Source: an optimization exercise on an open RTL-to-GDS flow (aim: small area and a short achievable clock period). Production flows keep margins and buffers that such runs may drop. Where RTL was checked, it was by simulation tests only, not by an equivalence proof against the original. Not every run is shown, and edits may drop behaviour that the tests do not exercise. Only the layout flow was run in runs 1 and 2; the RTL was not checked for function there.

Fig. 1: run 1, sizing map
Bar = 100 um.
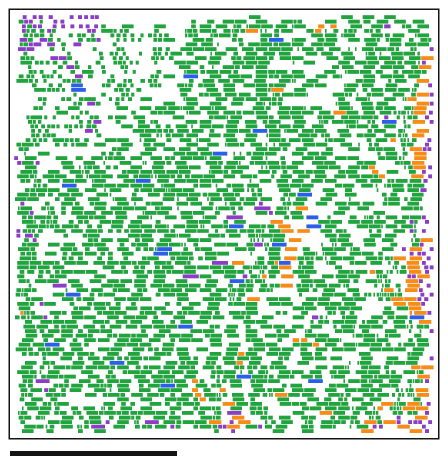
Fig. 2: run 1, I/O nets highlighted
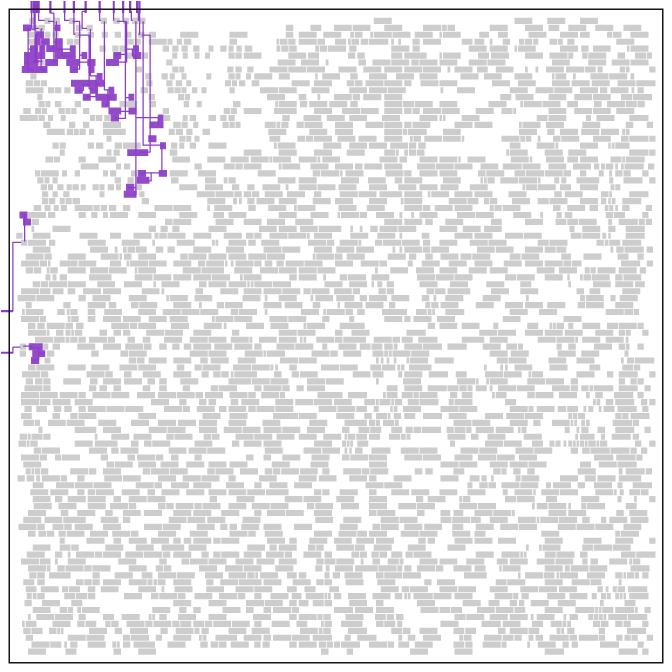
Fig. 3: run 1, the routed nets
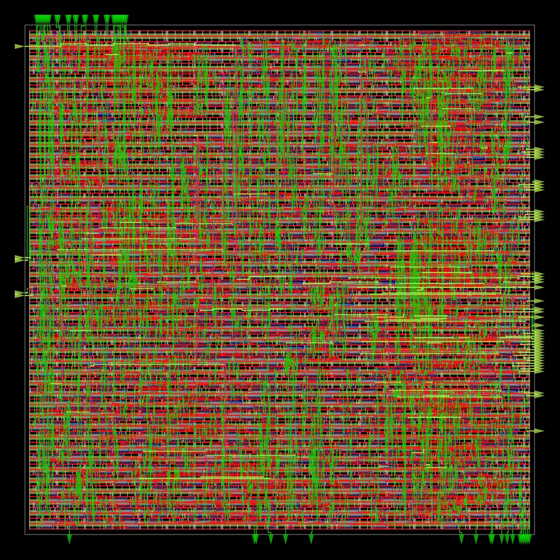
==> flow/design.v, too long to show whole: its modules and the start of the top module <==
// module DOUBLY_PIPELINE: 1161 lines
// module scale607: 197 lines
// module angtab_a: 16 lines
// module angtab_b: 16 lines
// module fa: 6 lines
// module ha: 6 lines
// module mj: 5 lines
// module xn2: 5 lines
// module or2: 5 lines
// module add16: 120 lines
// module sub16: 121 lines
// module kg: 1 lines
// module kp: 1 lines
// module kgn: 1 lines
// module kpn: 1 lines
// module kor: 1 lines
// module kao: 1 lines
// module kan: 1 lines
// module kx: 1 lines
module DOUBLY_PIPELINE(clk,xi,yi,r,ang,xf,yf);
  // ...
==> flow/flow/run.sh <==
#!/bin/bash
# The standard layout, with two changes: the ports are buffered with buf_4
# instead of the default delay-cell buffer, and after placement the flip-flops
# that drive an output port or many loads get a stronger drive (same cell type).
set -euo pipefail
export BUFFER_PORTS_ARGS="-buffer_cell sky130_fd_sc_hd__buf_4"
bash standard.sh synth floorplan place > standard_place.log 2>&1
openroad -no_init -exit flow/upsize.tcl > upsize.log 2>&1
bash standard.sh > standard.log 2>&1
==> flow/flow/upsize.tcl <==
# Give a stronger drive to flip-flops that drive an output port buffer or a
# high-fanout net, then legalize the placement again.
set res $::env(FLOW_OUT)/../orfs/results/$::env(FLOW_PLATFORM)/DOUBLY_PIPELINE/base
read_db $res/3_place.odb
read_liberty $::env(FLOW_HOME)/platforms/$::env(FLOW_PLATFORM)/lib/sky130_fd_sc_hd__tt_025C_1v80.lib
set n 0
foreach inst [get_cells *] {
  set master [get_property $inst ref_name]
  if {$master ne "sky130_fd_sc_hd__dfxtp_1"} { continue }
  set q [get_pins -of_objects $inst -filter "direction == output"]
  set net [get_nets -of_objects $q]
  set loads [get_pins -of_objects $net -filter "direction == input"]
  set nl [llength $loads]
  set to_port 0
  foreach l $loads {
    set lc [get_cells -of_objects $l]
    set onet [get_nets -of_objects [get_pins -of_objects $lc -filter "direction == output"]]
    if {[llength [get_ports -quiet -of_objects $onet]] > 0} { set to_port 1 }
  }
  if {$to_port || $nl >= 8} {
    set new [expr {$nl >= 12 ? "sky130_fd_sc_hd__dfxtp_4" : "sky130_fd_sc_hd__dfxtp_2"}]
    if {$to_port} { set new "sky130_fd_sc_hd__dfxtp_2" }
    replace_cell $inst $new
    incr n
  }
}
puts "upsized $n flip-flops"

detailed_placement
check_placement -verbose
write_db $res/3_place.odb
==> flow/standard.sh <==
#!/bin/bash
# synth_recipe.tcl (not shown) runs the flow's synth.tcl, then flattens the netlist and writes it again
# the make line also repeats each setting of config.mk as NAME=value (left out here)
make -C /OpenROAD-flow-scripts/flow DESIGN_CONFIG=/design/flow/config.mk WORK_HOME=/design/flow/orfs CLKGATE_MAP_FILE= SYNTH_SCRIPT=/design/flow/synth_recipe.tcl "${@:-finish}"
==> flow/config.mk <==
export PLATFORM = sky130hd
export DESIGN_NAME = DOUBLY_PIPELINE
export DESIGN_NICKNAME = DOUBLY_PIPELINE
export VERILOG_FILES = /design/flow/design.v
export SDC_FILE = /design/flow/constraint.sdc
export NUM_CORES = 4
export LEC_CHECK = 0
export CAP_MARGIN = 20
export CORE_MARGIN = 2
export CORE_UTILIZATION = 55
export CTS_BUF_LIST = sky130_fd_sc_hd__clkbuf_16
export CTS_CLUSTER_DIAMETER = 120
export CTS_CLUSTER_SIZE = 30
export SLEW_MARGIN = 20
export SYNTH_HIERARCHICAL = 1
export SYNTH_MINIMUM_KEEP_SIZE = 0
==> flow/constraint.sdc <==
create_clock -name core_clock -period 25.0 [get_ports {clk}]
set_input_delay 5.0000 -clock core_clock [delete_from_list [all_inputs] [get_ports {clk}]]
set_output_delay 5.0000 -clock core_clock [all_outputs]
set_load 0.01 [all_outputs]
==> out/results.txt, run 1 <==
status - timing/DRC/antenna clean
Die Wd - 256 um
CTS Sinks - 554
Final Setup Violations - 0
gpl congestion - 0.859
final worst path period share - 25.3%
1st-iter DRT viols - 541
Hold Path Class - reg2reg
drc violations - 0
post-synthesis register bit count - 554
clk latency of the worst-skew pair - 590 ps
Clock Tree Root - clkbuf_16
initial antenna violation count - 0
initial core utilization - 55.5%
die height - 256 um
Cell variety after synth - 36
Vias/cell - 4.87
reg-to-reg slack, setup - 18690 ps
critical path capture point type - flop
critical path depth - 16
min cycle time layout - 6310 ps
Mapped Nets - 3413
CTS Hold Bufs - 0
Max Cap Viol - 0
startpoint type of the worst setup path - flop
first-pass GRT wire length - 105000 um
register area - 11200 sq um
Core Util, Final - 58.7%
reg2reg path depth - 16
main flop type after synthesis - dfxtp_1
post-route ant nets - 0
critical path class - reg2reg
data required time of the critical path - 25480 ps
post-synthesis cell count - 2569
Worst Path Buf+Inv - 1
row cnt - 92
CTS Buffer Depth - 3
Worst Tran Pin Value - 898 ps
Netlist Area Pre-Place - 34900 sq um
nets - 3458
Final Hold Viols - 0
CTS tree - built
Layout fillers - 5136
CP max FO - 27
cell mode on critical path - fa_1
CTS resizes - 0
Placeable Area - 62900 sq um
Final Hold Slack - 333 ps
TritonRoute pass-1 iters - 4
Die Footprint - 65500 sq um
dpl ws - 18400 ps
YS warnings - 9
number of synthesized flops with an enable pin - 0
critical path's largest stage delay - 430 ps
final setup TNS - 0 ps
fmax - 158 MHz
## Picture notes: Fig. 1
Key: _2 cells = orange [cells 97, share 3.7%]; _0 and _1 cells = green [cells 2364, share 90%]; _3 and _4 cells = purple [cells 136, share 5.2%]; _6 and larger = blue [cells 26, share 0.99%]
final instance area: 36900 sq um
min setup slack post-route: 18690 ps
area grow syn2layout: 5.80%
Non-clk bufs: 106

## Picture notes: Fig. 2
Key: yi = purple [bits 16, direction input, end cells 62, buffers 16, wire 709 um]
I/O pin total: 97
port buffer count: 95

## Picture notes: Fig. 3
via count: 16900
final WL: 62900 um
Metal-1 WL: 26700 um
Total GRT Usage: 20.2%
routed len/inst: 18.1 um

==> run 1: cells in the mapped netlist, drive strengths merged, types with 40 or more instances <==
| cell type | instances | area [sq um] |
|---|---|---|
| ha | 161 | 2010 |
| xor2 | 329 | 2880 |
| inv | 151 | 567 |
| a21o | 91 | 683 |
| or2 | 51 | 319 |
| nand3 | 44 | 220 |
| dfxtp | 554 | 11100 |
| and2 | 78 | 490 |
| nand2 | 40 | 150 |
| xnor2 | 203 | 1850 |
| buf | 84 | 601 |
| fa | 650 | 13000 |
==> run 1: routing by layer <==
metal | vias to the layer above | GRT usage [%] | share of wire [%]
met2 | 185 | 36.7 | 52
li1 | 7992 | - | -
met5 | - | 0 | 0
met1 | 8659 | 25.7 | 42
met3 | 66 | 2.89 | 3.5
met4 | 0 | 4.13 | 2.1
==> run 1: stage by stage <==
| step | cells |
|---|---|
| floorplan | 2569 |
| global placement | 3435 |
| detailed placement | 3435 |
| CTS | 3469 |
| global route | 3469 |
| finish | 3469 |
==> run 1: logic make-up after synthesis <==
group / share of synthesized area (%)
adders and majority gates: 43.6
DFF: 31.8
xor gates and xnor gates: 13.6
and+or+nand+nor: 4.89
buffers and inverters: 3.37
AOI/OAI and AO/OA: 2.74
muxes: 0.0717
other: 0.0107
==> run 1: cells in the final DEF (no fill, tap or decap), types with 5 or more instances in the layout <==
cell       synthesis  layout
clkbuf_16          0      23
dfxtp_4            0       5
and2_1            77      77
o21ai_0            9       9
dfxtp_1          554     478
or2_1             49      49
maj3_2            16      16
a21oi_1           16      16
fa_1             650     650
nor2b_4           15      15
inv_1            151     156
nand3_1           44      44
xnor2_1          199     199
a21o_1            91      91
ha_1             161     161
dfxtp_2            0      71
and3_1             7       7
nand2_1           40      40
xor2_1           329     329
a31oi_1            6       6
nor2_1            20      20
nand4_1           22      22
buf_4             57     106
==> run 1: area by class of cell <==
cell class,instances,area share (%)
Timing Repair Buffer,106,2.16
Inverter,151,1.54
Clock buffer,23,1.56
Multi-Input combinational cell,1778,61.3
Clock inverter,11,0.258
Tap cell,846,2.87
Sequential cell,554,30.3
Fig. 4: run 1, routed metal per tile
Bar = 100 um. 26 x 26 tiles, from dark blue (low) to red (high), scaled to the fullest tile. Values are wire area over tile area, all layers added.
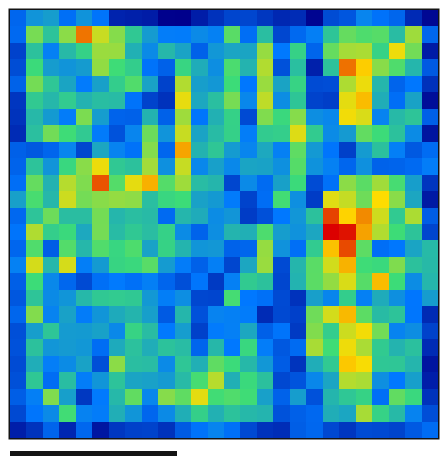

--- run 2: outline of the changes from run 1 ---
flow/design.v: 1666 -> 1701 lines; modules unchanged: 17
  DOUBLY_PIPELINE: edited, 1161 -> 1192 lines
  sub16: edited, 121 -> 123 lines
  kxn: new, 1 lines
  kinv: new, 1 lines
==> module sub16 as of run 2 <==
module sub16(a, b, s, sn15);
input [15:0] a, b;
output [15:0] s;
output sn15;
wire [15:0] g0, p0;
wire nb0; kinv u_n0 (.a(b[0]), .y(nb0)); kg u_g0 (.a(a[0]), .b(nb0), .y(g0[0])); kpn u_p0 (.a(a[0]), .b(b[0]), .y(p0[0]));
wire nb1; kinv u_n1 (.a(b[1]), .y(nb1)); kg u_g1 (.a(a[1]), .b(nb1), .y(g0[1])); kpn u_p1 (.a(a[1]), .b(b[1]), .y(p0[1]));
wire nb2; kinv u_n2 (.a(b[2]), .y(nb2)); kg u_g2 (.a(a[2]), .b(nb2), .y(g0[2])); kpn u_p2 (.a(a[2]), .b(b[2]), .y(p0[2]));
wire nb3; kinv u_n3 (.a(b[3]), .y(nb3)); kg u_g3 (.a(a[3]), .b(nb3), .y(g0[3])); kpn u_p3 (.a(a[3]), .b(b[3]), .y(p0[3]));
wire nb4; kinv u_n4 (.a(b[4]), .y(nb4)); kg u_g4 (.a(a[4]), .b(nb4), .y(g0[4])); kpn u_p4 (.a(a[4]), .b(b[4]), .y(p0[4]));
wire nb5; kinv u_n5 (.a(b[5]), .y(nb5)); kg u_g5 (.a(a[5]), .b(nb5), .y(g0[5])); kpn u_p5 (.a(a[5]), .b(b[5]), .y(p0[5]));
wire nb6; kinv u_n6 (.a(b[6]), .y(nb6)); kg u_g6 (.a(a[6]), .b(nb6), .y(g0[6])); kpn u_p6 (.a(a[6]), .b(b[6]), .y(p0[6]));
wire nb7; kinv u_n7 (.a(b[7]), .y(nb7)); kg u_g7 (.a(a[7]), .b(nb7), .y(g0[7])); kpn u_p7 (.a(a[7]), .b(b[7]), .y(p0[7]));
wire nb8; kinv u_n8 (.a(b[8]), .y(nb8)); kg u_g8 (.a(a[8]), .b(nb8), .y(g0[8])); kpn u_p8 (.a(a[8]), .b(b[8]), .y(p0[8]));
wire nb9; kinv u_n9 (.a(b[9]), .y(nb9)); kg u_g9 (.a(a[9]), .b(nb9), .y(g0[9])); kpn u_p9 (.a(a[9]), .b(b[9]), .y(p0[9]));
wire nb10; kinv u_n10 (.a(b[10]), .y(nb10)); kg u_g10 (.a(a[10]), .b(nb10), .y(g0[10])); kpn u_p10 (.a(a[10]), .b(b[10]), .y(p0[10]));
wire nb11; kinv u_n11 (.a(b[11]), .y(nb11)); kg u_g11 (.a(a[11]), .b(nb11), .y(g0[11])); kpn u_p11 (.a(a[11]), .b(b[11]), .y(p0[11]));
wire nb12; kinv u_n12 (.a(b[12]), .y(nb12)); kg u_g12 (.a(a[12]), .b(nb12), .y(g0[12])); kpn u_p12 (.a(a[12]), .b(b[12]), .y(p0[12]));
wire nb13; kinv u_n13 (.a(b[13]), .y(nb13)); kg u_g13 (.a(a[13]), .b(nb13), .y(g0[13])); kpn u_p13 (.a(a[13]), .b(b[13]), .y(p0[13]));
wire nb14; kinv u_n14 (.a(b[14]), .y(nb14)); kg u_g14 (.a(a[14]), .b(nb14), .y(g0[14])); kpn u_p14 (.a(a[14]), .b(b[14]), .y(p0[14]));
wire nb15; kinv u_n15 (.a(b[15]), .y(nb15)); kg u_g15 (.a(a[15]), .b(nb15), .y(g0[15])); kpn u_p15 (.a(a[15]), .b(b[15]), .y(p0[15]));
wire c0g; kor u_c0 (.a(g0[0]), .b(p0[0]), .y(c0g));
wire G1_1; kao u_G1_1 (.g1(g0[1]), .p1(p0[1]), .g0(c0g), .y(G1_1));
wire G1_2; kao u_G1_2 (.g1(g0[2]), .p1(p0[2]), .g0(g0[1]), .y(G1_2));
wire P1_2; kan u_P1_2 (.a(p0[2]), .b(p0[1]), .y(P1_2));
wire G1_3; kao u_G1_3 (.g1(g0[3]), .p1(p0[3]), .g0(g0[2]), .y(G1_3));
wire P1_3; kan u_P1_3 (.a(p0[3]), .b(p0[2]), .y(P1_3));
wire G1_4; kao u_G1_4 (.g1(g0[4]), .p1(p0[4]), .g0(g0[3]), .y(G1_4));
wire P1_4; kan u_P1_4 (.a(p0[4]), .b(p0[3]), .y(P1_4));
wire G1_5; kao u_G1_5 (.g1(g0[5]), .p1(p0[5]), .g0(g0[4]), .y(G1_5));
wire P1_5; kan u_P1_5 (.a(p0[5]), .b(p0[4]), .y(P1_5));
wire G1_6; kao u_G1_6 (.g1(g0[6]), .p1(p0[6]), .g0(g0[5]), .y(G1_6));
wire P1_6; kan u_P1_6 (.a(p0[6]), .b(p0[5]), .y(P1_6));
wire G1_7; kao u_G1_7 (.g1(g0[7]), .p1(p0[7]), .g0(g0[6]), .y(G1_7));
wire P1_7; kan u_P1_7 (.a(p0[7]), .b(p0[6]), .y(P1_7));
wire G1_8; kao u_G1_8 (.g1(g0[8]), .p1(p0[8]), .g0(g0[7]), .y(G1_8));
wire P1_8; kan u_P1_8 (.a(p0[8]), .b(p0[7]), .y(P1_8));
wire G1_9; kao u_G1_9 (.g1(g0[9]), .p1(p0[9]), .g0(g0[8]), .y(G1_9));
wire P1_9; kan u_P1_9 (.a(p0[9]), .b(p0[8]), .y(P1_9));
wire G1_10; kao u_G1_10 (.g1(g0[10]), .p1(p0[10]), .g0(g0[9]), .y(G1_10));
wire P1_10; kan u_P1_10 (.a(p0[10]), .b(p0[9]), .y(P1_10));
wire G1_11; kao u_G1_11 (.g1(g0[11]), .p1(p0[11]), .g0(g0[10]), .y(G1_11));
wire P1_11; kan u_P1_11 (.a(p0[11]), .b(p0[10]), .y(P1_11));
wire G1_12; kao u_G1_12 (.g1(g0[12]), .p1(p0[12]), .g0(g0[11]), .y(G1_12));
wire P1_12; kan u_P1_12 (.a(p0[12]), .b(p0[11]), .y(P1_12));
wire G1_13; kao u_G1_13 (.g1(g0[13]), .p1(p0[13]), .g0(g0[12]), .y(G1_13));
wire P1_13; kan u_P1_13 (.a(p0[13]), .b(p0[12]), .y(P1_13));
wire G1_14; kao u_G1_14 (.g1(g0[14]), .p1(p0[14]), .g0(g0[13]), .y(G1_14));
wire P1_14; kan u_P1_14 (.a(p0[14]), .b(p0[13]), .y(P1_14));
wire G1_15; kao u_G1_15 (.g1(g0[15]), .p1(p0[15]), .g0(g0[14]), .y(G1_15));
wire P1_15; kan u_P1_15 (.a(p0[15]), .b(p0[14]), .y(P1_15));
wire G2_2; kao u_G2_2 (.g1(G1_2), .p1(P1_2), .g0(c0g), .y(G2_2));
wire G2_3; kao u_G2_3 (.g1(G1_3), .p1(P1_3), .g0(G1_1), .y(G2_3));
wire G2_4; kao u_G2_4 (.g1(G1_4), .p1(P1_4), .g0(G1_2), .y(G2_4));
wire P2_4; kan u_P2_4 (.a(P1_4), .b(P1_2), .y(P2_4));
wire G2_5; kao u_G2_5 (.g1(G1_5), .p1(P1_5), .g0(G1_3), .y(G2_5));
wire P2_5; kan u_P2_5 (.a(P1_5), .b(P1_3), .y(P2_5));
wire G2_6; kao u_G2_6 (.g1(G1_6), .p1(P1_6), .g0(G1_4), .y(G2_6));
wire P2_6; kan u_P2_6 (.a(P1_6), .b(P1_4), .y(P2_6));
wire G2_7; kao u_G2_7 (.g1(G1_7), .p1(P1_7), .g0(G1_5), .y(G2_7));
wire P2_7; kan u_P2_7 (.a(P1_7), .b(P1_5), .y(P2_7));
wire G2_8; kao u_G2_8 (.g1(G1_8), .p1(P1_8), .g0(G1_6), .y(G2_8));
wire P2_8; kan u_P2_8 (.a(P1_8), .b(P1_6), .y(P2_8));
wire G2_9; kao u_G2_9 (.g1(G1_9), .p1(P1_9), .g0(G1_7), .y(G2_9));
wire P2_9; kan u_P2_9 (.a(P1_9), .b(P1_7), .y(P2_9));
wire G2_10; kao u_G2_10 (.g1(G1_10), .p1(P1_10), .g0(G1_8), .y(G2_10));
wire P2_10; kan u_P2_10 (.a(P1_10), .b(P1_8), .y(P2_10));
wire G2_11; kao u_G2_11 (.g1(G1_11), .p1(P1_11), .g0(G1_9), .y(G2_11));
wire P2_11; kan u_P2_11 (.a(P1_11), .b(P1_9), .y(P2_11));
wire G2_12; kao u_G2_12 (.g1(G1_12), .p1(P1_12), .g0(G1_10), .y(G2_12));
wire P2_12; kan u_P2_12 (.a(P1_12), .b(P1_10), .y(P2_12));
wire G2_13; kao u_G2_13 (.g1(G1_13), .p1(P1_13), .g0(G1_11), .y(G2_13));
wire P2_13; kan u_P2_13 (.a(P1_13), .b(P1_11), .y(P2_13));
wire G2_14; kao u_G2_14 (.g1(G1_14), .p1(P1_14), .g0(G1_12), .y(G2_14));
wire P2_14; kan u_P2_14 (.a(P1_14), .b(P1_12), .y(P2_14));
wire G2_15; kao u_G2_15 (.g1(G1_15), .p1(P1_15), .g0(G1_13), .y(G2_15));
wire P2_15; kan u_P2_15 (.a(P1_15), .b(P1_13), .y(P2_15));
wire G4_4; kao u_G4_4 (.g1(G2_4), .p1(P2_4), .g0(c0g), .y(G4_4));
wire G4_5; kao u_G4_5 (.g1(G2_5), .p1(P2_5), .g0(G1_1), .y(G4_5));
wire G4_6; kao u_G4_6 (.g1(G2_6), .p1(P2_6), .g0(G2_2), .y(G4_6));
wire G4_7; kao u_G4_7 (.g1(G2_7), .p1(P2_7), .g0(G2_3), .y(G4_7));
wire G4_8; kao u_G4_8 (.g1(G2_8), .p1(P2_8), .g0(G2_4), .y(G4_8));
wire P4_8; kan u_P4_8 (.a(P2_8), .b(P2_4), .y(P4_8));
wire G4_9; kao u_G4_9 (.g1(G2_9), .p1(P2_9), .g0(G2_5), .y(G4_9));
wire P4_9; kan u_P4_9 (.a(P2_9), .b(P2_5), .y(P4_9));
wire G4_10; kao u_G4_10 (.g1(G2_10), .p1(P2_10), .g0(G2_6), .y(G4_10));
wire P4_10; kan u_P4_10 (.a(P2_10), .b(P2_6), .y(P4_10));
wire G4_11; kao u_G4_11 (.g1(G2_11), .p1(P2_11), .g0(G2_7), .y(G4_11));
wire P4_11; kan u_P4_11 (.a(P2_11), .b(P2_7), .y(P4_11));
wire G4_12; kao u_G4_12 (.g1(G2_12), .p1(P2_12), .g0(G2_8), .y(G4_12));
wire P4_12; kan u_P4_12 (.a(P2_12), .b(P2_8), .y(P4_12));
wire G4_13; kao u_G4_13 (.g1(G2_13), .p1(P2_13), .g0(G2_9), .y(G4_13));
wire P4_13; kan u_P4_13 (.a(P2_13), .b(P2_9), .y(P4_13));
wire G4_14; kao u_G4_14 (.g1(G2_14), .p1(P2_14), .g0(G2_10), .y(G4_14));
wire P4_14; kan u_P4_14 (.a(P2_14), .b(P2_10), .y(P4_14));
wire G4_15; kao u_G4_15 (.g1(G2_15), .p1(P2_15), .g0(G2_11), .y(G4_15));
wire P4_15; kan u_P4_15 (.a(P2_15), .b(P2_11), .y(P4_15));
wire G8_8; kao u_G8_8 (.g1(G4_8), .p1(P4_8), .g0(c0g), .y(G8_8));
wire G8_9; kao u_G8_9 (.g1(G4_9), .p1(P4_9), .g0(G1_1), .y(G8_9));
wire G8_10; kao u_G8_10 (.g1(G4_10), .p1(P4_10), .g0(G2_2), .y(G8_10));
wire G8_11; kao u_G8_11 (.g1(G4_11), .p1(P4_11), .g0(G2_3), .y(G8_11));
wire G8_12; kao u_G8_12 (.g1(G4_12), .p1(P4_12), .g0(G4_4), .y(G8_12));
wire G8_13; kao u_G8_13 (.g1(G4_13), .p1(P4_13), .g0(G4_5), .y(G8_13));
wire G8_14; kao u_G8_14 (.g1(G4_14), .p1(P4_14), .g0(G4_6), .y(G8_14));
wire G8_15; kao u_G8_15 (.g1(G4_15), .p1(P4_15), .g0(G4_7), .y(G8_15));
assign s[0] = ~p0[0];
kx u_s1 (.a(p0[1]), .b(c0g), .y(s[1]));
kx u_s2 (.a(p0[2]), .b(G1_1), .y(s[2]));
kx u_s3 (.a(p0[3]), .b(G2_2), .y(s[3]));
kx u_s4 (.a(p0[4]), .b(G2_3), .y(s[4]));
kx u_s5 (.a(p0[5]), .b(G4_4), .y(s[5]));
kx u_s6 (.a(p0[6]), .b(G4_5), .y(s[6]));
kx u_s7 (.a(p0[7]), .b(G4_6), .y(s[7]));
kx u_s8 (.a(p0[8]), .b(G4_7), .y(s[8]));
kx u_s9 (.a(p0[9]), .b(G8_8), .y(s[9]));
kx u_s10 (.a(p0[10]), .b(G8_9), .y(s[10]));
kx u_s11 (.a(p0[11]), .b(G8_10), .y(s[11]));
kx u_s12 (.a(p0[12]), .b(G8_11), .y(s[12]));
kx u_s13 (.a(p0[13]), .b(G8_12), .y(s[13]));
kx u_s14 (.a(p0[14]), .b(G8_13), .y(s[14]));
kx u_s15 (.a(p0[15]), .b(G8_14), .y(s[15]));
kxn u_sn15 (.a(p0[15]), .b(G8_14), .y(sn15));
endmodule
==> module kinv as of run 2 <==
module kinv(a, y); input a; output y; assign y = ~a; endmodule
==> module kxn as of run 2 <==
module kxn(a, b, y); input a, b; output y; assign y = ~(a ^ b); endmodule
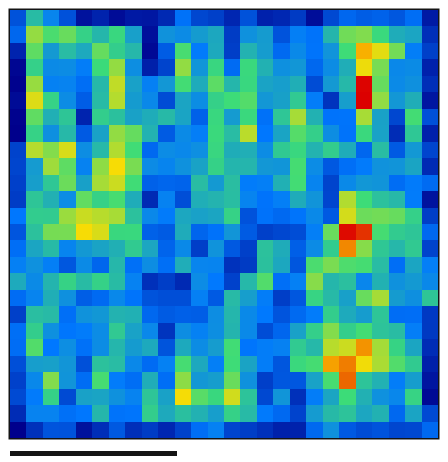
Fig. 5. Routed metal per tile (run 2).
Bar = 100 um. 26 x 26 tiles, from dark blue (low) to red (high), scaled to the fullest tile. Values are wire area over tile area, all layers added.
The mean over all tiles is 0.15. 1.0% of the tiles are nearly empty. The fullest tile reaches 0.43. 16% of the tiles are over half the peak.

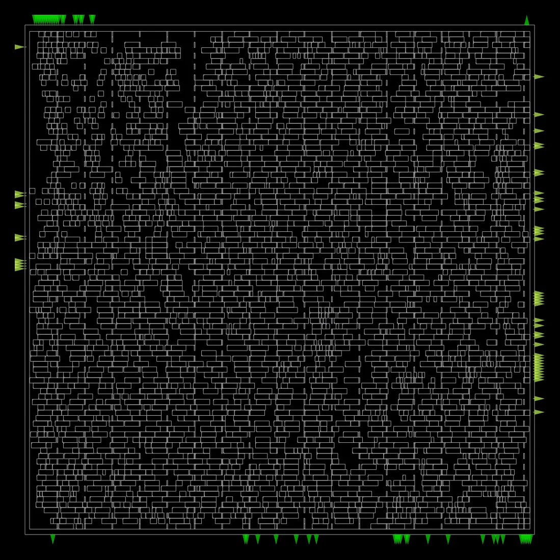
Fig. 6. Placed standard cells (run 2).
num sequential: 554
row cnt: 92
sequential cell area share: 30.3%

==> out/results.txt, run 2 <==
status - timing/DRC/antenna clean
post-synthesis register bit count - 554 (unchanged)
final worst path period share - 24.5% (-0.74 points)
final setup TNS - 0 ps (unchanged)
Mapped Nets - 3444 (+0.91%)
Max Cap Viol - 0 (unchanged)
Worst Tran Pin Value - 908 ps (+10.0 ps)
YS warnings - 9 (unchanged)
top post-synthesis cells by area - fa_1 (37%), dfxtp_1 (32%), xor2_1 (8.2%)
critical path capture point type - output pin
most frequent cell after synthesis - fa_1
Final Setup Violations - 0 (unchanged)
number of synthesized flops with an enable pin - 0 (unchanged)
CTS Hold Bufs - 0 (unchanged)
most common cell after layout, fill and taps aside - fa_1
drc violations - 0 (unchanged)
TritonRoute pass-1 iters - 6 (+2)
CTS Buffer Depth - 3 (unchanged)
Die Wd - 256 um (+0.12%)
CP max FO - 1 (-96%)
placed cells - 3462 (+0.79%)
Total GRT Usage - 20.1% (-0.10 points)
dpl ws - 18480 ps (+79.5 ps)
post-route ant nets - 0 (unchanged)
nets - 3485 (+0.78%)
Netlist Area Pre-Place - 35000 sq um (+0.25%)
fmax - 163 MHz (+3.0%)
via count - 17200 (+1.7%)
post-synth top area cell - fa_1
critical path's largest stage delay - 390 ps (-40 ps)
most instantiated cells after synthesis - fa_1 (650), dfxtp_1 (554), xor2_1 (328), xnor2_1 (211), inv_1 (163)
share of the synthesized area in the top cell type - 37.2% (-0.092 points)
critical path depth - 1 (-15)
most frequent cells in the layout - fa_1 (650), dfxtp_1 (475), xor2_1 (328)
area grow syn2layout - 5.74% (about the same)
Cell variety after synth - 36 (unchanged)
Clock Tree Root - clkbuf_16
startpoint type of the worst setup path - flop
data required time of the critical path - 20000 ps (-5480 ps)
initial antenna violation count - 0 (unchanged)
CTS tree - built
initial core utilization - 55.6% (about the same)
run 2: cell types whose count changed in the layout (fill, tap and decap cells not counted), sizes merged:
| cell | change |
|---|---|
| or2 | -1 |
| nor2 | -3 |
| nand4 | +9 |
| and2 | +15 |
| inv | +11 |
| and3 | +1 |
| and4 | +1 |
| buf | -4 |
| nor2b | -15 |
| xor2 | -1 |
| clkinv | +1 |
| nand2 | +1 |
| xnor2 | +12 |
run 2: final cells by class:
class	instances	area, sq um
Clock inverter	11	96.3
Fill cell	5135	26000
Clock buffer	23	576
Inverter	163	612
Tap cell	846	1060
Sequential cell	554	11200
Timing Repair Buffer	102	766
Multi-Input combinational cell	1797	22700
run 2: cells by family (layout without fill, tap and decap cells):
kind of cell	count (synthesis)	count (layout)	synth area share, %
fa+ha+maj	827	827	43.5
flops	554	554	31.7
xor+xnor	543	543	13.8
simple gates	293	293	4.72
buf+inv	249	299	3.49
compound gates	131	131	2.73
mux	2	2	0.0715
other cells	1	1	0.0107
run 2: stage by stage:
| stage | hold slack, ps | utilization [%] |
|---|---|---|
| finish | 332 | 58.7 |
| global route | 338 | 58.7 |
| CTS | 332 | 58.7 |
| detailed placement | 312 | 57.5 |
| global placement | 310 | 57.5 |
| floorplan | 310 | - |
run 2: per-layer routing:
| layer | GRT usage [%] | routed length (um) | vias up |
|---|---|---|---|
| met2 | 37.9 | 34300 | 185 |
| met3 | 1.96 | 1600 | 68 |
| met4 | 4.42 | 1280 | 0 |
| met5 | 0 | 0 | - |
| li1 | - | - | 8107 |
| met1 | 24.8 | 25700 | 8835 |
Fig. 7: run 2, I/O nets highlighted
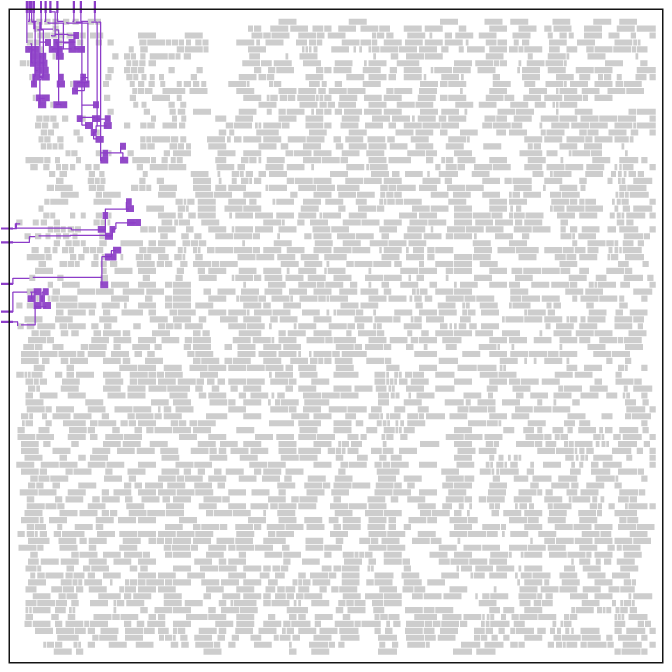

==> run 3: changes to the inputs <==
--- a/flow/design.v
+++ b/flow/design.v
@@ -14,8 +14,7 @@
 wire [15:0] s1a, s1b;
 add16 u_s1a (.a(xi), .b(yi), .s(s1a));
-wire s1bn15;
-sub16 u_s1b (.a(yi), .b(xi), .s(s1b), .sn15(s1bn15));
+sub16 u_s1b (.a(yi), .b(xi), .s(s1b));
 always @(posedge clk) begin a1 <= s1a; b1 <= s1b; end
-always @(posedge clk) nb1 <= s1bn15;
+always @(posedge clk) nb1 <= ~s1b[15];
 wire t_x1 = b1[1] ^ b1[15];
 wire t_x2 = b1[2] ^ b1[15];
@@ -1567,25 +1566,24 @@
 kx u_s15 (.a(p0[15]), .b(G8_14), .y(s[15]));
 endmodule
-module sub16(a, b, s, sn15);
+module sub16(a, b, s);
 input [15:0] a, b;
 output [15:0] s;
-output sn15;
 wire [15:0] g0, p0;
-wire nb0; kinv u_n0 (.a(b[0]), .y(nb0)); kg u_g0 (.a(a[0]), .b(nb0), .y(g0[0])); kpn u_p0 (.a(a[0]), .b(b[0]), .y(p0[0]));
-wire nb1; kinv u_n1 (.a(b[1]), .y(nb1)); kg u_g1 (.a(a[1]), .b(nb1), .y(g0[1])); kpn u_p1 (.a(a[1]), .b(b[1]), .y(p0[1]));
-wire nb2; kinv u_n2 (.a(b[2]), .y(nb2)); kg u_g2 (.a(a[2]), .b(nb2), .y(g0[2])); kpn u_p2 (.a(a[2]), .b(b[2]), .y(p0[2]));
-wire nb3; kinv u_n3 (.a(b[3]), .y(nb3)); kg u_g3 (.a(a[3]), .b(nb3), .y(g0[3])); kpn u_p3 (.a(a[3]), .b(b[3]), .y(p0[3]));
-wire nb4; kinv u_n4 (.a(b[4]), .y(nb4)); kg u_g4 (.a(a[4]), .b(nb4), .y(g0[4])); kpn u_p4 (.a(a[4]), .b(b[4]), .y(p0[4]));
-wire nb5; kinv u_n5 (.a(b[5]), .y(nb5)); kg u_g5 (.a(a[5]), .b(nb5), .y(g0[5])); kpn u_p5 (.a(a[5]), .b(b[5]), .y(p0[5]));
-wire nb6; kinv u_n6 (.a(b[6]), .y(nb6)); kg u_g6 (.a(a[6]), .b(nb6), .y(g0[6])); kpn u_p6 (.a(a[6]), .b(b[6]), .y(p0[6]));
-wire nb7; kinv u_n7 (.a(b[7]), .y(nb7)); kg u_g7 (.a(a[7]), .b(nb7), .y(g0[7])); kpn u_p7 (.a(a[7]), .b(b[7]), .y(p0[7]));
-wire nb8; kinv u_n8 (.a(b[8]), .y(nb8)); kg u_g8 (.a(a[8]), .b(nb8), .y(g0[8])); kpn u_p8 (.a(a[8]), .b(b[8]), .y(p0[8]));
-wire nb9; kinv u_n9 (.a(b[9]), .y(nb9)); kg u_g9 (.a(a[9]), .b(nb9), .y(g0[9])); kpn u_p9 (.a(a[9]), .b(b[9]), .y(p0[9]));
-wire nb10; kinv u_n10 (.a(b[10]), .y(nb10)); kg u_g10 (.a(a[10]), .b(nb10), .y(g0[10])); kpn u_p10 (.a(a[10]), .b(b[10]), .y(p0[10]));
-wire nb11; kinv u_n11 (.a(b[11]), .y(nb11)); kg u_g11 (.a(a[11]), .b(nb11), .y(g0[11])); kpn u_p11 (.a(a[11]), .b(b[11]), .y(p0[11]));
-wire nb12; kinv u_n12 (.a(b[12]), .y(nb12)); kg u_g12 (.a(a[12]), .b(nb12), .y(g0[12])); kpn u_p12 (.a(a[12]), .b(b[12]), .y(p0[12]));
-wire nb13; kinv u_n13 (.a(b[13]), .y(nb13)); kg u_g13 (.a(a[13]), .b(nb13), .y(g0[13])); kpn u_p13 (.a(a[13]), .b(b[13]), .y(p0[13]));
-wire nb14; kinv u_n14 (.a(b[14]), .y(nb14)); kg u_g14 (.a(a[14]), .b(nb14), .y(g0[14])); kpn u_p14 (.a(a[14]), .b(b[14]), .y(p0[14]));
-wire nb15; kinv u_n15 (.a(b[15]), .y(nb15)); kg u_g15 (.a(a[15]), .b(nb15), .y(g0[15])); kpn u_p15 (.a(a[15]), .b(b[15]), .y(p0[15]));
+kgn u_g0 (.a(a[0]), .b(b[0]), .y(g0[0])); kpn u_p0 (.a(a[0]), .b(b[0]), .y(p0[0]));
+kgn u_g1 (.a(a[1]), .b(b[1]), .y(g0[1])); kpn u_p1 (.a(a[1]), .b(b[1]), .y(p0[1]));
+kgn u_g2 (.a(a[2]), .b(b[2]), .y(g0[2])); kpn u_p2 (.a(a[2]), .b(b[2]), .y(p0[2]));
+kgn u_g3 (.a(a[3]), .b(b[3]), .y(g0[3])); kpn u_p3 (.a(a[3]), .b(b[3]), .y(p0[3]));
+kgn u_g4 (.a(a[4]), .b(b[4]), .y(g0[4])); kpn u_p4 (.a(a[4]), .b(b[4]), .y(p0[4]));
+kgn u_g5 (.a(a[5]), .b(b[5]), .y(g0[5])); kpn u_p5 (.a(a[5]), .b(b[5]), .y(p0[5]));
+kgn u_g6 (.a(a[6]), .b(b[6]), .y(g0[6])); kpn u_p6 (.a(a[6]), .b(b[6]), .y(p0[6]));
+kgn u_g7 (.a(a[7]), .b(b[7]), .y(g0[7])); kpn u_p7 (.a(a[7]), .b(b[7]), .y(p0[7]));
+kgn u_g8 (.a(a[8]), .b(b[8]), .y(g0[8])); kpn u_p8 (.a(a[8]), .b(b[8]), .y(p0[8]));
+kgn u_g9 (.a(a[9]), .b(b[9]), .y(g0[9])); kpn u_p9 (.a(a[9]), .b(b[9]), .y(p0[9]));
+kgn u_g10 (.a(a[10]), .b(b[10]), .y(g0[10])); kpn u_p10 (.a(a[10]), .b(b[10]), .y(p0[10]));
+kgn u_g11 (.a(a[11]), .b(b[11]), .y(g0[11])); kpn u_p11 (.a(a[11]), .b(b[11]), .y(p0[11]));
+kgn u_g12 (.a(a[12]), .b(b[12]), .y(g0[12])); kpn u_p12 (.a(a[12]), .b(b[12]), .y(p0[12]));
+kgn u_g13 (.a(a[13]), .b(b[13]), .y(g0[13])); kpn u_p13 (.a(a[13]), .b(b[13]), .y(p0[13]));
+kgn u_g14 (.a(a[14]), .b(b[14]), .y(g0[14])); kpn u_p14 (.a(a[14]), .b(b[14]), .y(p0[14]));
+kgn u_g15 (.a(a[15]), .b(b[15]), .y(g0[15])); kpn u_p15 (.a(a[15]), .b(b[15]), .y(p0[15]));
 wire c0g; kor u_c0 (.a(g0[0]), .b(p0[0]), .y(c0g));
 wire G1_1; kao u_G1_1 (.g1(g0[1]), .p1(p0[1]), .g0(c0g), .y(G1_1));
@@ -1688,5 +1686,4 @@
 kx u_s14 (.a(p0[14]), .b(G8_13), .y(s[14]));
 kx u_s15 (.a(p0[15]), .b(G8_14), .y(s[15]));
-kxn u_sn15 (.a(p0[15]), .b(G8_14), .y(sn15));
 endmodule
 module kg(a, b, y); input a, b; output y; assign y = a & b; endmodule
@@ -1698,4 +1695,2 @@
 module kan(a, b, y); input a, b; output y; assign y = a & b; endmodule
 module kx(a, b, y); input a, b; output y; assign y = a ^ b; endmodule
-module kxn(a, b, y); input a, b; output y; assign y = ~(a ^ b); endmodule
-module kinv(a, y); input a; output y; assign y = ~a; endmodule
--- a/flow/flow/upsize.tcl
+++ b/flow/flow/upsize.tcl
@@ -20,5 +20,5 @@
   if {$to_port || $nl >= 8} {
     set new [expr {$nl >= 12 ? "sky130_fd_sc_hd__dfxtp_4" : "sky130_fd_sc_hd__dfxtp_2"}]
-    if {$to_port} { set new "sky130_fd_sc_hd__dfxtp_2" }
+    if {$to_port} { set new "sky130_fd_sc_hd__dfxtp_4" }
     replace_cell $inst $new
     incr n
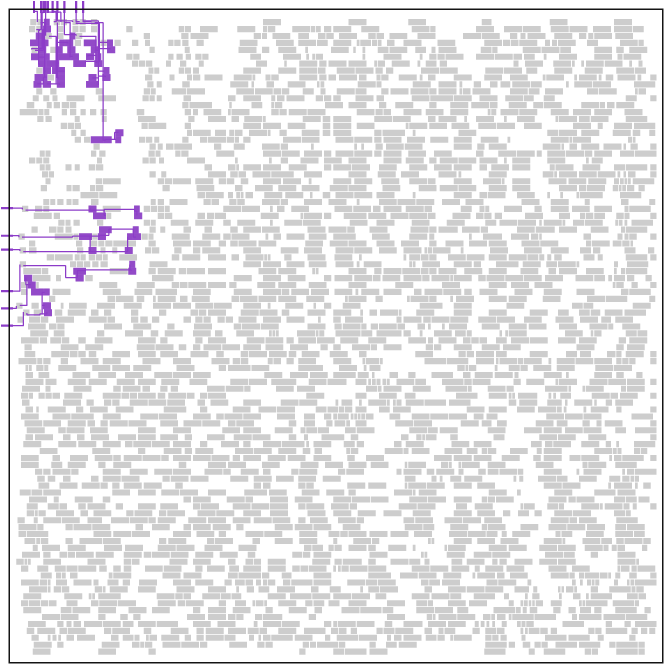
Fig. 8. I/O nets highlighted (run 3).
Key: yi = purple [bits 16, direction input, end cells 62, buffers 16, wire 671 um]

==> out/results.txt, run 3 <==
status - timing/DRC/antenna clean
top post-synthesis cells by area - fa_1 (37%), dfxtp_1 (32%), xor2_1 (8.2%)
startpoint type of the worst setup path - flop
via count - 17200 (-0.13%)
HPWL after DPL - 55300 um
CTS resizes - 0
YS warnings - 9 (unchanged)
worst clock skew - 28.4 ps
post-synthesis register bit count - 554 (unchanged)
Final Setup Violations - 0 (unchanged)
most instantiated cells after synthesis - fa_1 (650), dfxtp_1 (554), xor2_1 (328), xnor2_1 (210), ha_1 (161)
final worst path period share - 24.4% (-0.11 points)
Final Slew Violations - 0
CTS Hold Bufs - 0 (unchanged)
number of synthesized flops with an enable pin - 0 (unchanged)
Worst Tran Pin Value - 925 ps (+16.8 ps)
Num CTS Buffers - 23
Netlist Area Pre-Place - 35000 sq um (+0.14%)
Core Util, Final - 59.0% (+0.23 points)
share of layout cells above drive strength 1 - 9.78%
most common cell after layout, fill and taps aside - fa_1
TritonRoute pass-1 iters - 4 (-2)
nets - 3473 (-0.34%)
post-route ant nets - 0 (unchanged)
H-tree depth - 1
initial core utilization - 55.5% (about the same)
final setup TNS - 0 ps (unchanged)
largest net degree at the start of global routing - 32
CTS tree - built
CTS Buffer Depth - 3 (unchanged)
Cell variety after synth - 37 (+2.8%)
Max Cap Viol - 0 (unchanged)
Total GRT Usage - 20.4% (+0.30 points)
Mapped Nets - 3429 (-0.44%)
RSZ-0062 raised after global routing - no
share of the synthesized area in the top cell type - 37.1% (-0.052 points)
area grow syn2layout - 6.20%
critical path depth - 1 (unchanged)
drc violations - 0 (unchanged)
Die Wd - 256 um (about the same)
data required time of the critical path - 20000 ps (about the same)
most frequent cells in the layout - fa_1 (650), dfxtp_1 (478), xor2_1 (328)
post-synth top area cell - fa_1
row cnt - 92 (unchanged)
critical path's largest stage delay - 370 ps (-20 ps)
CP max FO - 1 (unchanged)
syn_area_per_cell - 13.6 sq um
setup bufs post-CTS - 0
critical path capture point type - output pin
most frequent cell after synthesis - fa_1
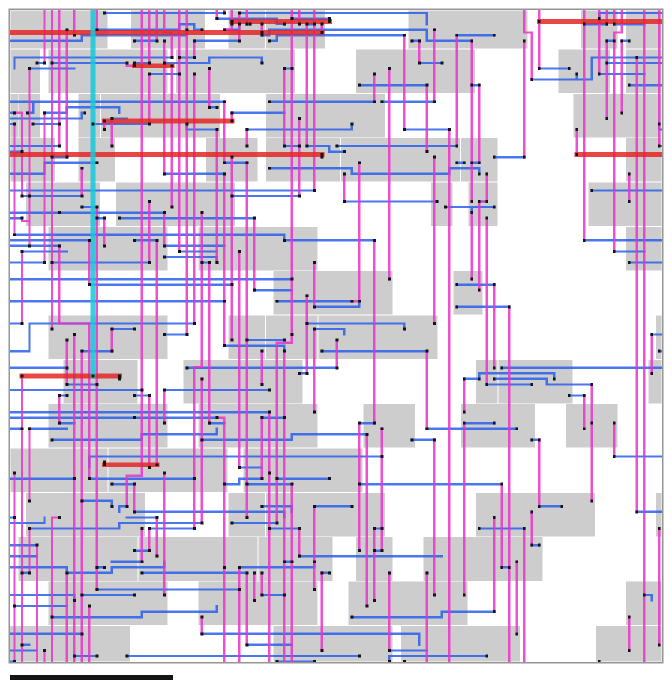
Fig. 9. A small window of the routed layout (run 3).
Bar = 10 um. Region (172, 44) to (212, 84) um. Cells in grey, sequential cells in the stronger grey; small squares are vias.
Key: metal 3 = red; metal 1 = blue; metal 4 = cyan; metal 2 = magenta
61 logic cells have their middle in the window. Most frequent: fa_1 (35), ha_1 (7), or2_1 (5). Sequential cells in the window: 0.

## run 3: changes by cell type in the layout (fill, tap and decap cells not counted), moves of 2 or more
cell / change
inv_4: +2
dfxtp_1: +3
inv_1: -14
nor2b_4: +15
dfxtp_2: -63
inv_16: -2
and2_1: -15
buf_4: +3
clkinv_8: +2
dfxtp_4: +60
## run 3: logic make-up (layout without fill, tap and decap cells)
logic type,count (synthesis),count (layout),synth area share [%]
xor gates and xnor gates,542,542,13.8
muxes,2,2,0.0714
adders and majority gates,827,827,43.4
and+or+nand+nor,293,293,5.04
DFF,554,554,31.7
buffers and inverters,235,288,3.33
AOI/OAI and AO/OA,131,131,2.73
other,1,1,0.0107
## run 3: area by class of cell
| class | count | area (sq um) |
|---|---|---|
| clock buffers | 23 | 576 |
| clock inverters | 11 | 88.8 |
| fillers | 5117 | 25900 |
| inverters | 149 | 559 |
| multi-input cells | 1796 | 22800 |
| flip-flops and latches | 554 | 11400 |
| well taps | 846 | 1060 |
| repair buffers | 105 | 788 |
## run 3: metal layers
layer	track usage (%)	share of wire [%]	up-vias	wire (um)
met5	0	0	-	0
met4	3.67	1.5	0	972
met3	2.07	2.5	63	1600
met2	40.2	57	180	36000
met1	23.9	39	8847	25100
li1	-	-	8083	-
## run 3: through the flow
stage | hold slack, ps | std cells | setup WS (ps)
finish | 333 | 3484 | 18900
global route | 338 | 3484 | 18850
CTS | 332 | 3484 | 18850
detailed placement | 312 | 3450 | 18360
global placement | 310 | 3450 | 18360
floorplan | 310 | 2585 | 18760
Fig. 10: run 3, routed metal per tile
Bar = 100 um. 26 x 26 tiles, from dark blue (low) to red (high), scaled to the fullest tile. Values are wire area over tile area, all layers added.
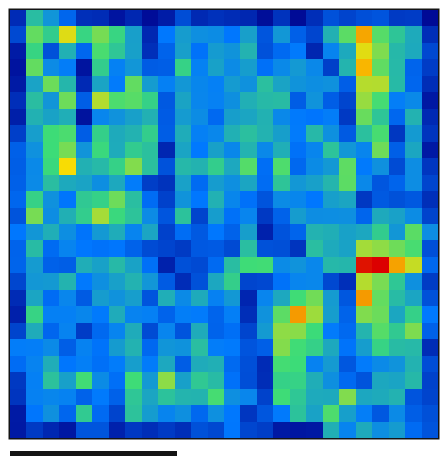

==> run 4: changes to the inputs <==
--- a/flow/config.mk
+++ b/flow/config.mk
@@ -8,5 +8,5 @@
 export CAP_MARGIN = 20
 export CORE_MARGIN = 2
-export CORE_UTILIZATION = 55
+export CORE_UTILIZATION = 65
 export CTS_BUF_LIST = sky130_fd_sc_hd__clkbuf_16
 export CTS_CLUSTER_DIAMETER = 120
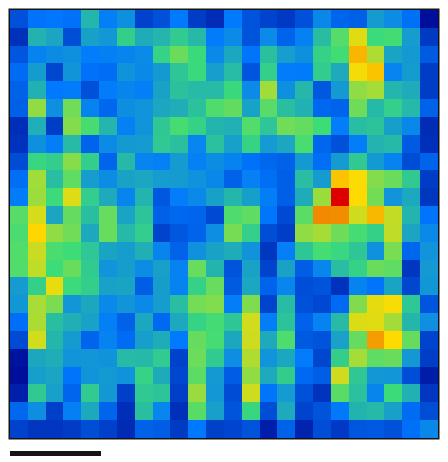
Fig. 11. Routed metal per tile (run 4).
Bar = 50 um. 24 x 24 tiles, from dark blue (low) to red (high), scaled to the fullest tile. Values are wire area over tile area, all layers added.
19% of the tiles are over half the peak. The mean over all tiles is 0.18. The fullest tile reaches 0.49.
via count: 17300
final WL: 61700 um
Total GRT Usage: 23.5%
routed len/inst: 18.5 um

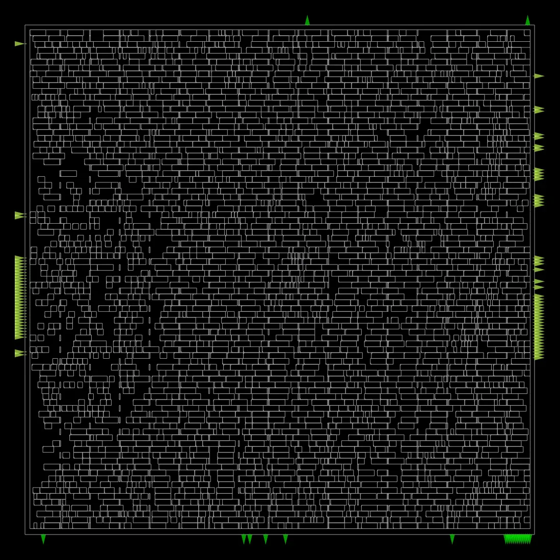
Fig. 12. Placed standard cells (run 4).
Layout fillers: 3817
row cnt: 85
Core Util, Final: 69.0%
fin cells: 3335

==> out/results.txt, run 4 <==
status - timing/DRC/antenna clean
nets - 3472 (-0.029%)
min setup slack post-route - 18900 ps (+4.80 ps)
critical path's largest stage delay - 520 ps (+150 ps)
drc violations - 0 (unchanged)
post-synthesis register bit count - 554 (unchanged)
largest net degree at the start of global routing - 32 (unchanged)
most instantiated cells after synthesis - fa_1 (650), dfxtp_1 (554), xor2_1 (328), xnor2_1 (210), ha_1 (161)
critical path class - in2reg
worst clock skew - 23.1 ps (-5.28 ps)
most frequent cell after synthesis - fa_1
H-tree depth - 1 (unchanged)
dpl ws - 18290 ps (-70.8 ps)
Worst Tran Pin Value - 982 ps (+56.8 ps)
startpoint type of the worst setup path - primary input
post-route ant nets - 0 (unchanged)
Final Setup Violations - 0 (unchanged)
CTS tree - built
Mapped Nets - 3429 (unchanged)
Worst slew margin - 34.3%
Netlist Area Pre-Place - 35000 sq um (unchanged)
YS warnings - 9 (unchanged)
TritonRoute pass-1 iters - 4 (unchanged)
data required time of the critical path - 25460 ps (+5460 ps)
most common cell after layout, fill and taps aside - fa_1
post-synth top area cell - fa_1
Num CTS Buffers - 22 (-4.3%)
final worst path period share - 24.4% (about the same)
RSZ-0062 raised after global routing - no
area grow syn2layout - 5.56%
final setup TNS - 0 ps (unchanged)
number of synthesized flops with an enable pin - 0 (unchanged)
Max Cap Viol - 0 (unchanged)
Final Slew Violations - 0 (unchanged)
Cell variety after synth - 37 (unchanged)
share of the synthesized area in the top cell type - 37.1% (unchanged)
syn_area_per_cell - 13.6 sq um (unchanged)
CTS Buffer Depth - 3 (unchanged)
setup bufs post-CTS - 0 (unchanged)
HPWL after DPL - 53700 um (-2.8%)
CTS Hold Bufs - 0 (unchanged)
==> run 4: metal layers <==
layer	vias to the layer above	part of all wire, %	global-route usage [%]
met1	8814	39	27.9
met4	0	4.5	9.51
li1	8077	-	-
met5	-	0	0
met3	107	3.5	2.77
met2	309	53	43.6
==> run 4: layout make-up <==
cell class                      instances  area (sq um)
Fill cell                            3817         16600
Sequential cell                       554         11400
Timing Repair Buffer                  105           788
Multi-Input combinational cell       1796         22800
Tap cell                              696           871
Clock inverter                         12          55.1
Inverter                              149           559
Clock buffer                           23           576
==> run 4: worst max-delay path, delay by kind of cell <==
family | cells | cell delay (ps)
AOI/OAI and AO/OA | 1 | 120
buffers and inverters | 2 | 190
xor gates and xnor gates | 2 | 690
and+or+nand+nor | 3 | 550
==> run 4: logic make-up after synthesis <==
kind of cell / after synthesis / share of synthesized area [%]
AOI/OAI and AO/OA: 131 / 2.73
adders and majority gates: 827 / 43.4
muxes: 2 / 0.0714
DFF: 554 / 31.7
other: 1 / 0.0107
and+or+nand+nor: 293 / 5.04
xor gates and xnor gates: 542 / 13.8
buffers and inverters: 235 / 3.33
Fig. 13: run 4, I/O nets highlighted
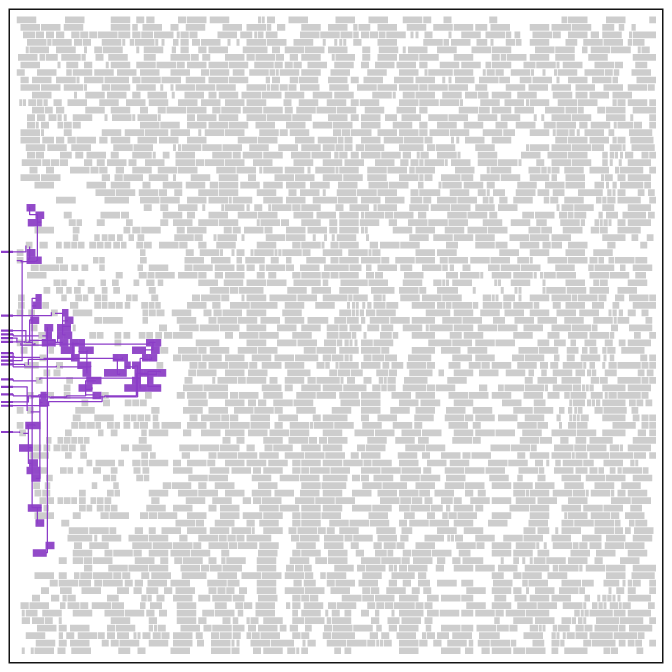

==> run 5: changes to the inputs <==
--- a/flow/flow/upsize.tcl
+++ b/flow/flow/upsize.tcl
@@ -20,5 +20,5 @@
   if {$to_port || $nl >= 8} {
     set new [expr {$nl >= 12 ? "sky130_fd_sc_hd__dfxtp_4" : "sky130_fd_sc_hd__dfxtp_2"}]
-    if {$to_port} { set new "sky130_fd_sc_hd__dfxtp_4" }
+    if {$to_port} { set new "sky130_fd_sc_hd__dfxtp_2" }
     replace_cell $inst $new
     incr n
--- a/flow/config.mk
+++ b/flow/config.mk
@@ -8,5 +8,5 @@
 export CAP_MARGIN = 20
 export CORE_MARGIN = 2
-export CORE_UTILIZATION = 65
+export CORE_UTILIZATION = 55
 export CTS_BUF_LIST = sky130_fd_sc_hd__clkbuf_16
 export CTS_CLUSTER_DIAMETER = 120
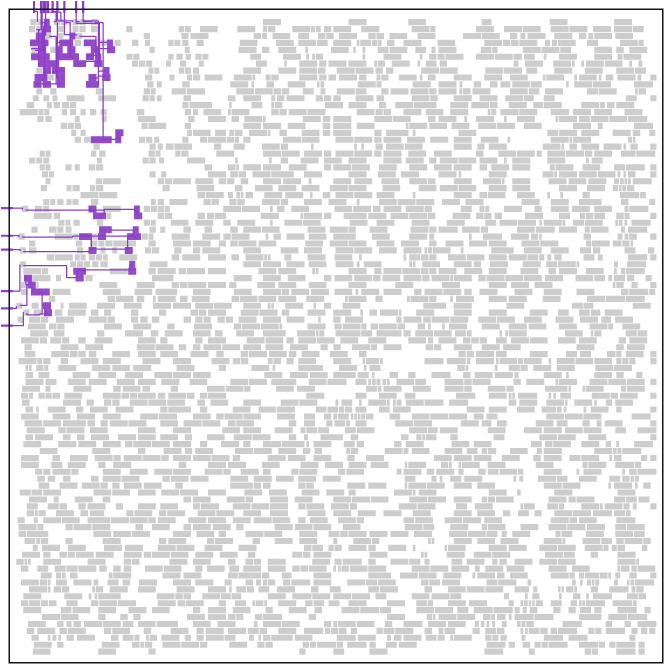
Fig. 14. I/O nets highlighted (run 5).
Key: yi = purple [bits 16, direction input, end cells 62, buffers 16, wire 676 um]

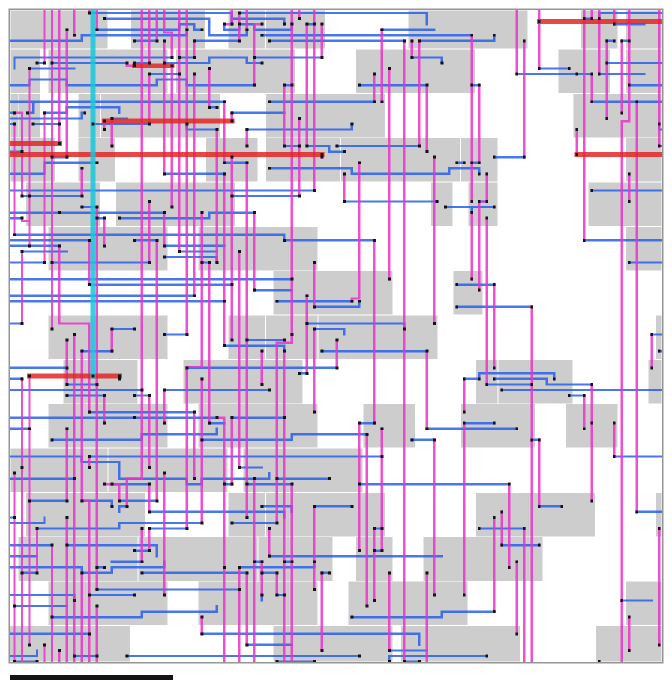
Fig. 15. A small window of the routed layout (run 5).
Bar = 10 um. Region (172, 44) to (212, 84) um. Cells in grey, sequential cells in the stronger grey; small squares are vias.
Key: metal 1 = blue; metal 2 = magenta; metal 4 = cyan; metal 3 = red
Sequential cells in the window: 0. Most frequent: fa_1 (35), ha_1 (7), or2_1 (5). 61 logic cells have their middle in the window.

==> out/results.txt, run 5 <==
TritonRoute pass-1 iters - 5 (+1)
via count - 17200 (-0.67%)
HPWL after DPL - 55300 um (+2.9%)
row cnt - 92 (+8.2%)
share of the synthesized area in the top cell type - 37.1% (unchanged)
Multi-input gate area - 22800 sq um (unchanged)
post-synth top area cell - fa_1
top layer in use - met4
dpl ws - 18360 ps (+70.8 ps)
H-tree depth - 1 (unchanged)
Mapped Nets - 3429 (unchanged)
worst clock skew - 30.2 ps (+7.06 ps)
critical path class - reg2out
routed len/inst - 18.2 um (-1.6%)
Final Setup Violations - 0 (unchanged)
area grow syn2layout - 5.72%
status - timing/DRC/antenna clean
final setup TNS - 0 ps (unchanged)
largest net degree at the start of global routing - 32 (unchanged)
setup bufs post-CTS - 0 (unchanged)
critical path depth - 1 (-7)
Total GRT Usage - 20.3% (-3.2 points)
register area - 11200 sq um (-1.4%)
Netlist Area Pre-Place - 35000 sq um (unchanged)
final worst path period share - 24.4% (about the same)
DR WL met2 - 35900 um (+9.6%)
most common cell after layout, fill and taps aside - fa_1
RSZ-0062 raised after global routing - no
CTS Hold Bufs - 0 (unchanged)
Worst Path Buf+Inv - 1 (-1)
post-synthesis register bit count - 554 (unchanged)
Core Util, Final - 58.7% (-10 points)
Layout fillers - 5132 (+34%)
[run 5: routing by layer]
metal,GRT usage [%],up-vias
met5,0,-
met4,3.73,0
met3,2.00,62
met2,40.2,171
met1,23.7,8879
li1,-,8079
[run 5: cells by family after synthesis]
family	count (synthesis)	synth area share (%)
adders and majority gates	827	43.4
DFF	554	31.7
xor gates and xnor gates	542	13.8
and+or+nand+nor	293	5.04
buffers and inverters	235	3.33
AOI/OAI and AO/OA	131	2.73
muxes	2	0.0714
other	1	0.0107
[run 5: area by class of cell]
cell class | instances | share of cell area (%)
Inverter | 149 | 1.51
Clock inverter | 8 | 0.213
Tap cell | 846 | 2.86
Clock buffer | 23 | 1.55
Timing Repair Buffer | 105 | 2.13
Multi-Input combinational cell | 1796 | 61.5
Sequential cell | 554 | 30.2

what the ideal ports hide:
How much do the figures lean on ideal ports? The routed layouts below were timed once more, with nothing changed but the port constraints.
Step 1 assumes that a clkbuf_16 drives the clock port and a buf_2 every other input.
Step 2, shift: input delay + t, output delay - t, t = (earliest + latest rising clock arrival at the registers) / 2. This alone moves slack from input paths to output paths.
Three values: no drivers, after step 1, after step 2; two values: the first two.
run | t, ns | slack for setup (ns) | slew at the worst register clock pin (ns)
run 1 | 0.649 | 18.687 / 18.687 / 18.422 | 0.11 / 0.11
run 2 | 0.654 | 18.871 / 18.807 / 18.433 | 0.12 / 0.12
run 3 | 0.645 | 18.898 / 18.831 / 18.387 | 0.11 / 0.11
run 4 | 0.628 | 18.903 / 18.844 / 18.314 | 0.12 / 0.12
run 5 | 0.645 | 18.901 / 18.834 / 18.379 | 0.11 / 0.11
After both steps every run listed still meets setup and hold. For run 4, which loses most, drivers alone change the setup slack by -0.059 ns; drivers and shift together by -0.589 ns.
